Source: an optimization exercise on an open RTL-to-GDS flow (aim: small area, a short achievable clock period and few clock cycles per item). Production flows keep margins and buffers that such runs may drop.
The RTL was checked by simulation tests, not by an equivalence proof against the original design.

==> design.v <==
 module adder #
(
  parameter ADDER_BITS = 8
)
(
  input                         clock,
  input                         reset,
  input                         a_valid,
  input        [ADDER_BITS-1:0] a_data,
  input                         b_valid,
  input        [ADDER_BITS-1:0] b_data,
  output       [ADDER_BITS-1:0] c_data
);
  logic [ADDER_BITS-1:0] a_reg;
  logic [ADDER_BITS-1:0] b_reg;
  always_ff @(posedge clock)
    if (reset)
      a_reg <= 'd0;
    else if (a_valid)
      a_reg <= a_data;
  always_ff @(posedge clock)
    if (reset)
      b_reg <= 'd0;
    else if (b_valid)
      b_reg <= b_data;
  assign c_data = a_reg + b_reg;
endmodule
module csr #
 (parameter HOST_ADDR_BITS = 8,
  parameter HOST_DATA_BITS = 32
)
(
  input                         clock,
  input                         reset,
  input                         host_req_valid,
  input                         host_req_opcode,
  input    [HOST_ADDR_BITS-1:0] host_req_addr,
  input    [HOST_DATA_BITS-1:0] host_req_value,
  output                        host_req_deq,
  output                        host_resp_valid,
  output   [HOST_DATA_BITS-1:0] host_resp_bits,
  output                        launch,
  input                         finish,
  input                         event_counter_valid,
  input    [HOST_DATA_BITS-1:0] event_counter_value,
  output   [HOST_DATA_BITS-1:0] length,
  output   [HOST_DATA_BITS-1:0] a_addr,
  output   [HOST_DATA_BITS-1:0] b_addr,
  output   [HOST_DATA_BITS-1:0] c_addr
);
  localparam NUM_REG = 8;
  typedef enum logic {IDLE, READ} state_t;
  state_t nstate, cstate;
  always_ff @(posedge clock)
    if (reset)
      cstate <= IDLE;
    else
      cstate <= nstate;
  always_comb begin
    nstate = cstate;
    case (cstate)
      IDLE: begin
        if (host_req_valid & ~host_req_opcode)
          nstate = READ;
      end
      READ: begin
        nstate = IDLE;
      end
    endcase
  end
  assign host_req_deq = (cstate == IDLE) ? host_req_valid : 1'b0;
  logic [HOST_DATA_BITS-1:0] rf [NUM_REG-1:0];
  genvar i;
  for (i = 0; i < NUM_REG; i++) begin
    wire wen = (cstate == IDLE)? host_req_valid & host_req_opcode & i*4 == host_req_addr : 1'b0;
    if (i == 0) begin
      always_ff @(posedge clock)
        if (reset)
          rf[i] <= 'd0;
        else if (finish)
          rf[i] <= 'd2;
        else if (wen)
          rf[i] <= host_req_value;
    end else if (i == 1) begin
      always_ff @(posedge clock)
        if (reset)
          rf[i] <= 'd0;
        else if (event_counter_valid)
          rf[i] <= event_counter_value;
        else if (wen)
          rf[i] <= host_req_value;
    end else begin
      always_ff @(posedge clock)
        if (reset)
          rf[i] <= 'd0;
        else if (wen)
          rf[i] <= host_req_value;
    end
  end
  logic [HOST_DATA_BITS-1:0] rdata;
  always_ff @(posedge clock)
    if (reset)
      rdata <= 'd0;
    else if ((cstate == IDLE) & host_req_valid & ~host_req_opcode)
      if (host_req_addr == 'h00)
        rdata <= rf[0];
      else if (host_req_addr == 'h04)
        rdata <= rf[1];
      else if (host_req_addr == 'h08)
        rdata <= rf[2];
      else if (host_req_addr == 'h0c)
        rdata <= rf[3];
      else if (host_req_addr == 'h10)
        rdata <= rf[4];
      else if (host_req_addr == 'h14)
        rdata <= rf[5];
      else
        rdata <= 'd0;
  assign host_resp_valid = (cstate == READ);
  assign host_resp_bits = rdata;
  assign launch = rf[0][0];
  assign length = rf[2];
  assign a_addr = rf[3];
  assign b_addr = rf[4];
  assign c_addr = rf[5];
endmodule
module mmu #
(
  parameter MEM_LEN_BITS = 8,
  parameter MEM_ADDR_BITS = 64,
  parameter MEM_DATA_BITS = 64,
  parameter HOST_DATA_BITS = 32,
  parameter ADDER_BITS = 8
)
(
  input                         clock,
  input                         reset,
  output                        mem_req_valid,
  output                        mem_req_opcode,
  output     [MEM_LEN_BITS-1:0] mem_req_len,
  output    [MEM_ADDR_BITS-1:0] mem_req_addr,
  output                        mem_wr_valid,
  output    [MEM_DATA_BITS-1:0] mem_wr_bits,
  input                         mem_rd_valid,
  input     [MEM_DATA_BITS-1:0] mem_rd_bits,
  output                        mem_rd_ready,
  input                         launch,
  output                        finish,
  output                        event_counter_valid,
  output   [HOST_DATA_BITS-1:0] event_counter_value,
  input    [HOST_DATA_BITS-1:0] length,
  input    [HOST_DATA_BITS-1:0] a_addr,
  input    [HOST_DATA_BITS-1:0] b_addr,
  input    [HOST_DATA_BITS-1:0] c_addr,
  output                        a_valid,
  output       [ADDER_BITS-1:0] a_data,
  output                        b_valid,
  output       [ADDER_BITS-1:0] b_data,
  input        [ADDER_BITS-1:0] c_data
);
  typedef enum logic [2:0] {IDLE,
                            READ_REQ,
                            READ_DATA,
                            WRITE_REQ,
                            WRITE_DATA} state_t;
  state_t nstate, cstate;
  logic               [31:0] cnt;
  logic                      rd_done;
  logic [HOST_DATA_BITS-1:0] raddr_a;
  logic [HOST_DATA_BITS-1:0] raddr_b;
  logic [HOST_DATA_BITS-1:0] waddr_c;
  always_ff @(posedge clock)
    if (reset)
      cstate <= IDLE;
    else
      cstate <= nstate;
  always_comb begin
    nstate = cstate;
    case (cstate)
      IDLE: begin
        if (launch)
          nstate = READ_REQ;
      end
      READ_REQ: begin
        nstate = READ_DATA;
      end
      READ_DATA: begin
        if (mem_rd_valid)
          if (rd_done)
            nstate = WRITE_REQ;
          else
            nstate = READ_REQ;
      end
      WRITE_REQ: begin
        nstate = WRITE_DATA;
      end
      WRITE_DATA: begin
        if (cnt == (length - 1'b1))
          nstate = IDLE;
        else
          nstate = READ_REQ;
      end
      default: begin
      end
    endcase
  end
  always_ff @(posedge clock)
    if (reset | cstate == IDLE | cstate == WRITE_DATA)
      rd_done <= 1'b0;
    else if (cstate == READ_DATA & mem_rd_valid)
      rd_done <= 1'b1;
  logic last;
  assign last = (cstate == WRITE_DATA) & (cnt == (length - 1'b1));
  logic [HOST_DATA_BITS-1:0] cycle_counter;
  always_ff @(posedge clock)
    if (reset | cstate == IDLE)
      cycle_counter <= '0;
    else
      cycle_counter <= cycle_counter + 'd1;
  assign event_counter_valid = last;
  assign event_counter_value = cycle_counter;
  always_ff @(posedge clock)
    if (reset | cstate == IDLE) begin
      raddr_a <= a_addr;
      raddr_b <= b_addr;
      waddr_c <= c_addr;
    end else if (cstate == WRITE_DATA) begin
      raddr_a <= raddr_a + 'd1;
      raddr_b <= raddr_b + 'd1;
      waddr_c <= waddr_c + 'd1;
    end
  assign mem_req_valid = (cstate == READ_REQ) | (cstate == WRITE_REQ);
  assign mem_req_opcode = cstate == WRITE_REQ;
  assign mem_req_len = 'd0;  
  assign mem_req_addr = (cstate == READ_REQ & ~rd_done)? {32'd0, raddr_a}
                      : (cstate == READ_REQ & rd_done)? {32'd0, raddr_b}
                      : {32'd0, waddr_c};
  assign a_valid = (cstate == READ_DATA) & mem_rd_valid & ~rd_done;
  assign a_data = mem_rd_bits[ADDER_BITS-1:0];
  assign b_valid = (cstate == READ_DATA) & mem_rd_valid & rd_done;
  assign b_data = mem_rd_bits[ADDER_BITS-1:0];
  assign mem_rd_ready = cstate == READ_DATA;
  assign mem_wr_valid = cstate == WRITE_DATA;
  assign mem_wr_bits = {{(MEM_DATA_BITS-ADDER_BITS){1'b0}}, c_data};
  always_ff @(posedge clock)
    if (reset | cstate == IDLE)
      cnt <= 'd0;
    else if (cstate == WRITE_DATA)
      cnt <= cnt + 1'b1;
  assign finish = last;
endmodule
module accel #
( parameter HOST_ADDR_BITS = 8,
  parameter HOST_DATA_BITS = 32,
  parameter MEM_LEN_BITS = 8,
  parameter MEM_ADDR_BITS = 32,
  parameter MEM_DATA_BITS = 64
)
(
  input                         clock,
  input                         reset,
  input                         host_req_valid,
  input                         host_req_opcode,
  input    [HOST_ADDR_BITS-1:0] host_req_addr,
  input    [HOST_DATA_BITS-1:0] host_req_value,
  output                        host_req_deq,
  output                        host_resp_valid,
  output   [HOST_DATA_BITS-1:0] host_resp_bits,
  output                        mem_req_valid,
  output                        mem_req_opcode,
  output     [MEM_LEN_BITS-1:0] mem_req_len,
  output    [MEM_ADDR_BITS-1:0] mem_req_addr,
  output                        mem_wr_valid,
  output    [MEM_DATA_BITS-1:0] mem_wr_bits,
  input                         mem_rd_valid,
  input     [MEM_DATA_BITS-1:0] mem_rd_bits,
  output                        mem_rd_ready
);
  localparam ADDER_BITS = 8;
  logic                      launch;
  logic                      finish;
  logic                      event_counter_valid;
  logic [HOST_DATA_BITS-1:0] event_counter_value;
  logic [HOST_DATA_BITS-1:0] length;
  logic [HOST_DATA_BITS-1:0] a_addr;
  logic [HOST_DATA_BITS-1:0] b_addr;
  logic [HOST_DATA_BITS-1:0] c_addr;
  logic                      a_valid;
  logic     [ADDER_BITS-1:0] a_data;
  logic                      b_valid;
  logic     [ADDER_BITS-1:0] b_data;
  logic     [ADDER_BITS-1:0] c_data;
  csr #
  (
    .HOST_ADDR_BITS(HOST_ADDR_BITS),
    .HOST_DATA_BITS(HOST_DATA_BITS)
  )
  c
  (
    .clock               (clock),
    .reset               (reset),
    .host_req_valid      (host_req_valid),
    .host_req_opcode     (host_req_opcode),
    .host_req_addr       (host_req_addr),
    .host_req_value      (host_req_value),
    .host_req_deq        (host_req_deq),
    .host_resp_valid     (host_resp_valid),
    .host_resp_bits      (host_resp_bits),
    .launch              (launch),
    .finish              (finish),
    .event_counter_valid (event_counter_valid),
    .event_counter_value (event_counter_value),
    .length              (length),
    .a_addr              (a_addr),
    .b_addr              (b_addr),
    .c_addr              (c_addr)
  );
  adder #
  (
    .ADDER_BITS(ADDER_BITS)
  )
  a
  (
    .clock               (clock),
    .reset               (reset),
    .a_valid             (a_valid),
    .a_data              (a_data),
    .b_valid             (b_valid),
    .b_data              (b_data),
    .c_data              (c_data)
  );
  mmu #
  (
    .MEM_LEN_BITS(MEM_LEN_BITS),
    .MEM_ADDR_BITS(MEM_ADDR_BITS),
    .MEM_DATA_BITS(MEM_DATA_BITS),
    .HOST_DATA_BITS(HOST_DATA_BITS),
    .ADDER_BITS(ADDER_BITS)
  )
  m
  (
    .clock               (clock),
    .reset               (reset),
    .mem_req_valid       (mem_req_valid),
    .mem_req_opcode      (mem_req_opcode),
    .mem_req_len         (mem_req_len),
    .mem_req_addr        (mem_req_addr),
    .mem_wr_valid        (mem_wr_valid),
    .mem_wr_bits         (mem_wr_bits),
    .mem_rd_valid        (mem_rd_valid),
    .mem_rd_bits         (mem_rd_bits),
    .mem_rd_ready        (mem_rd_ready),
    .launch              (launch),
    .finish              (finish),
    .event_counter_valid (event_counter_valid),
    .event_counter_value (event_counter_value),
    .length              (length),
    .a_addr              (a_addr),
    .b_addr              (b_addr),
    .c_addr              (c_addr),
    .a_valid             (a_valid),
    .a_data              (a_data),
    .b_valid             (b_valid),
    .b_data              (b_data),
    .c_data              (c_data)
  );
endmodule
==> run.sh <==
#!/bin/bash
# synth_recipe.tcl (not shown) runs the flow's synth.tcl, then flattens the netlist and writes it again
# the make line also repeats each setting of config.mk as NAME=value (left out here)
make -C /OpenROAD-flow-scripts/flow DESIGN_CONFIG=/design/flow/config.mk WORK_HOME=/design/flow/orfs CLKGATE_MAP_FILE= SYNTH_SCRIPT=/design/flow/synth_recipe.tcl finish
==> config.mk <==
export PLATFORM = sky130hd
export DESIGN_NAME = accel
export DESIGN_NICKNAME = accel
export VERILOG_FILES = /design/flow/design.v
export SDC_FILE = /design/flow/constraint.sdc
export NUM_CORES = 4
export LEC_CHECK = 0
export CAP_MARGIN = 20
export CORE_MARGIN = 2
export CORE_UTILIZATION = 40
export SLEW_MARGIN = 20
==> constraint.sdc <==
create_clock -name core_clock -period 5.0 [get_ports {clock}]
set_input_delay 1.0000 -clock core_clock [delete_from_list [all_inputs] [get_ports {clock}]]
set_output_delay 1.0000 -clock core_clock [all_outputs]
set_load 0.01 [all_outputs]
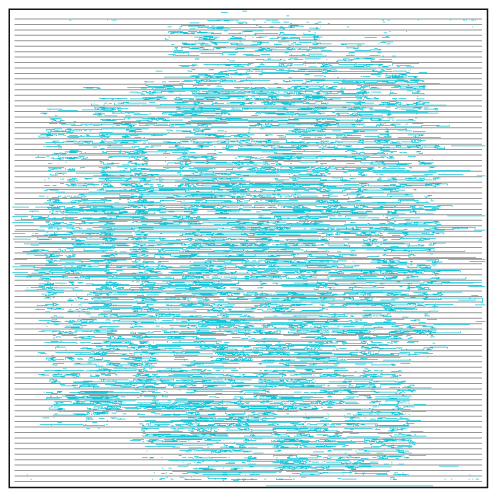
m1.png
Scale: 2 px per um. Supply wires on this layer in gray.
nets with wire on the layer	2587
wire length on this layer	31.3 mm
share of all routed wire	46%

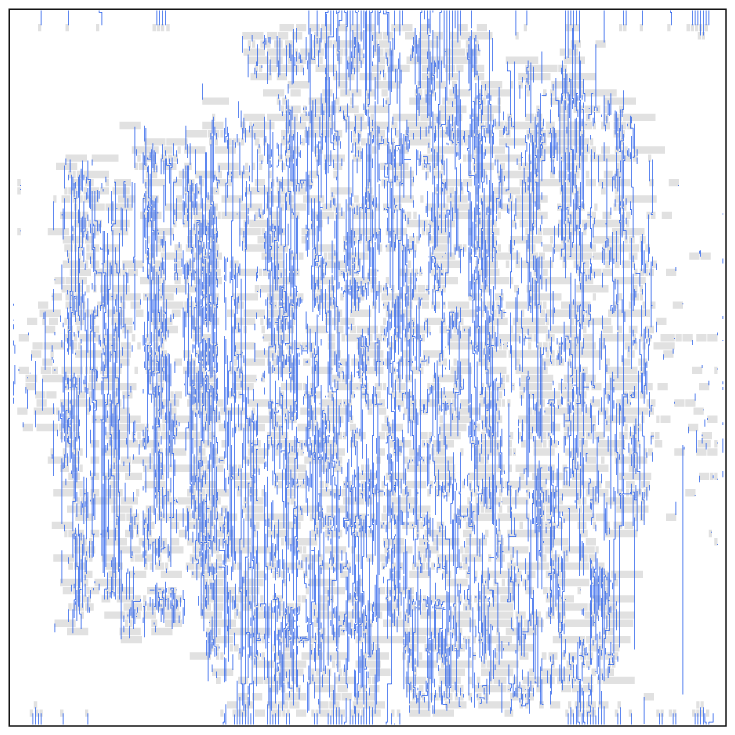
m2.png
Scale: 3 px per um.
main direction	vertical
wire length on this layer	29.5 mm
share of all routed wire	44%
WL final: 67.2 mm
via count: 19100
met2 Track Usage GR: 35.2%

==> impl_metrics.env <==
export IMPL_nNonClkBuffers=174
export IMPL_p_sw_mw=1.55
export IMPL_maxCapViolCount=0
export IMPL_fin_ws_ns=0.632
export IMPL_startpoint_type="register"
export IMPL_cp_slowest_cell="nor2b_4"
export IMPL_via_per_inst=5.59
export IMPL_fin_cells=3424
export IMPL_crit_required_ns=4.00
export IMPL_power_frac_clock_pct=48.0
export IMPL_status="finished clean"
export IMPL_wl_met1_mm=31.3
export IMPL_hold_ws_ns=0.456
export IMPL_busiest_layer="met2"
export IMPL_synth_simple_area_share_pct=19.8
export IMPL_synth_distinct_cells=66
export IMPL_portBuffers=130
export IMPL_postSynthAreaPerCell_um2=8.23
export IMPL_async_flop_share_pct=0
export IMPL_cp_end_kind="output port"
export IMPL_tightestPinTransition_ns=1.09
export IMPL_fin_crit_ns=4.37
export IMPL_ctsHoldBuffers=0
export IMPL_seq_cells=405
export IMPL_cts_max_level=2
export IMPL_ys_seq_area_share_pct=41.3
export IMPL_power_density_mw_per_mm2=275
export IMPL_synth_top_area_share_pct=28.1
export IMPL_clock_cell_area_share_pct=5.80
export IMPL_post_place_cells=3342
export IMPL_synth_fa_ha_area_share_pct=0.831
export IMPL_grt_total_usage_pct=23.1
export IMPL_synth_edf_count=96
export IMPL_syn_area_mm2=0.0220
export IMPL_post_cts_buffers=0
export IMPL_fin_crit_sh_pct=87.4
export IMPL_start_util_pct=40.7
Testbench counts, summed over its fixed seeds: cycles 240,752, elements 18,339.
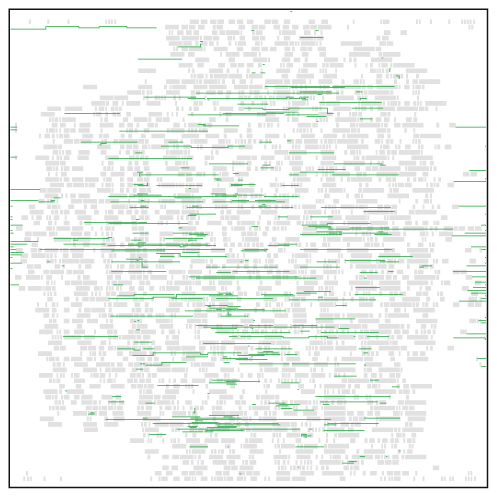
m3.png
Scale: 2 px per um.
main direction	horizontal
wire length on this layer	4820 um
share of all routed wire	7.2%
longest straight run	112 um
nets with wire on the layer	261

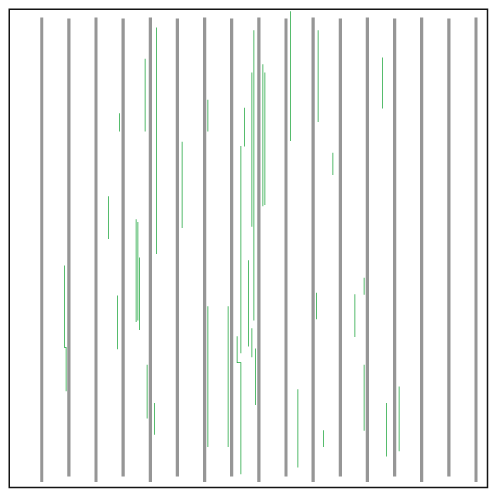
m4.png
Scale: 2 px per um. Supply wires on this layer in gray.
longest straight run	145 um
wire length on this layer	1610 um
share of all routed wire	2.4%
nets with wire on the layer	23
main direction	vertical

==> re-timing with driven ports <==
Ports are ideal in the flow. The routed layout listed here was re-timed in OpenROAD.
Step 1, drivers: a clkbuf_16 drives clock and a buf_2 each remaining input, both assumed.
Step 2 times the ports against the registers' clock, not the clock port: input delays grow and output delays shrink by t, the midpoint of the rising clock arrivals with the driver on.
Slacks: ideal ports / drivers / drivers and shift; pairs: ideal ports / drivers.
shift t [ns]: 0.633
setup WS [ns]: 0.632 / 0.573 / 0.803
worst register clock-pin slew, ns: 0.06 / 0.06
After both steps setup and hold are still met in this run. The setup slack of this run moves by -0.059 ns with the drivers and by +0.171 ns with both steps.
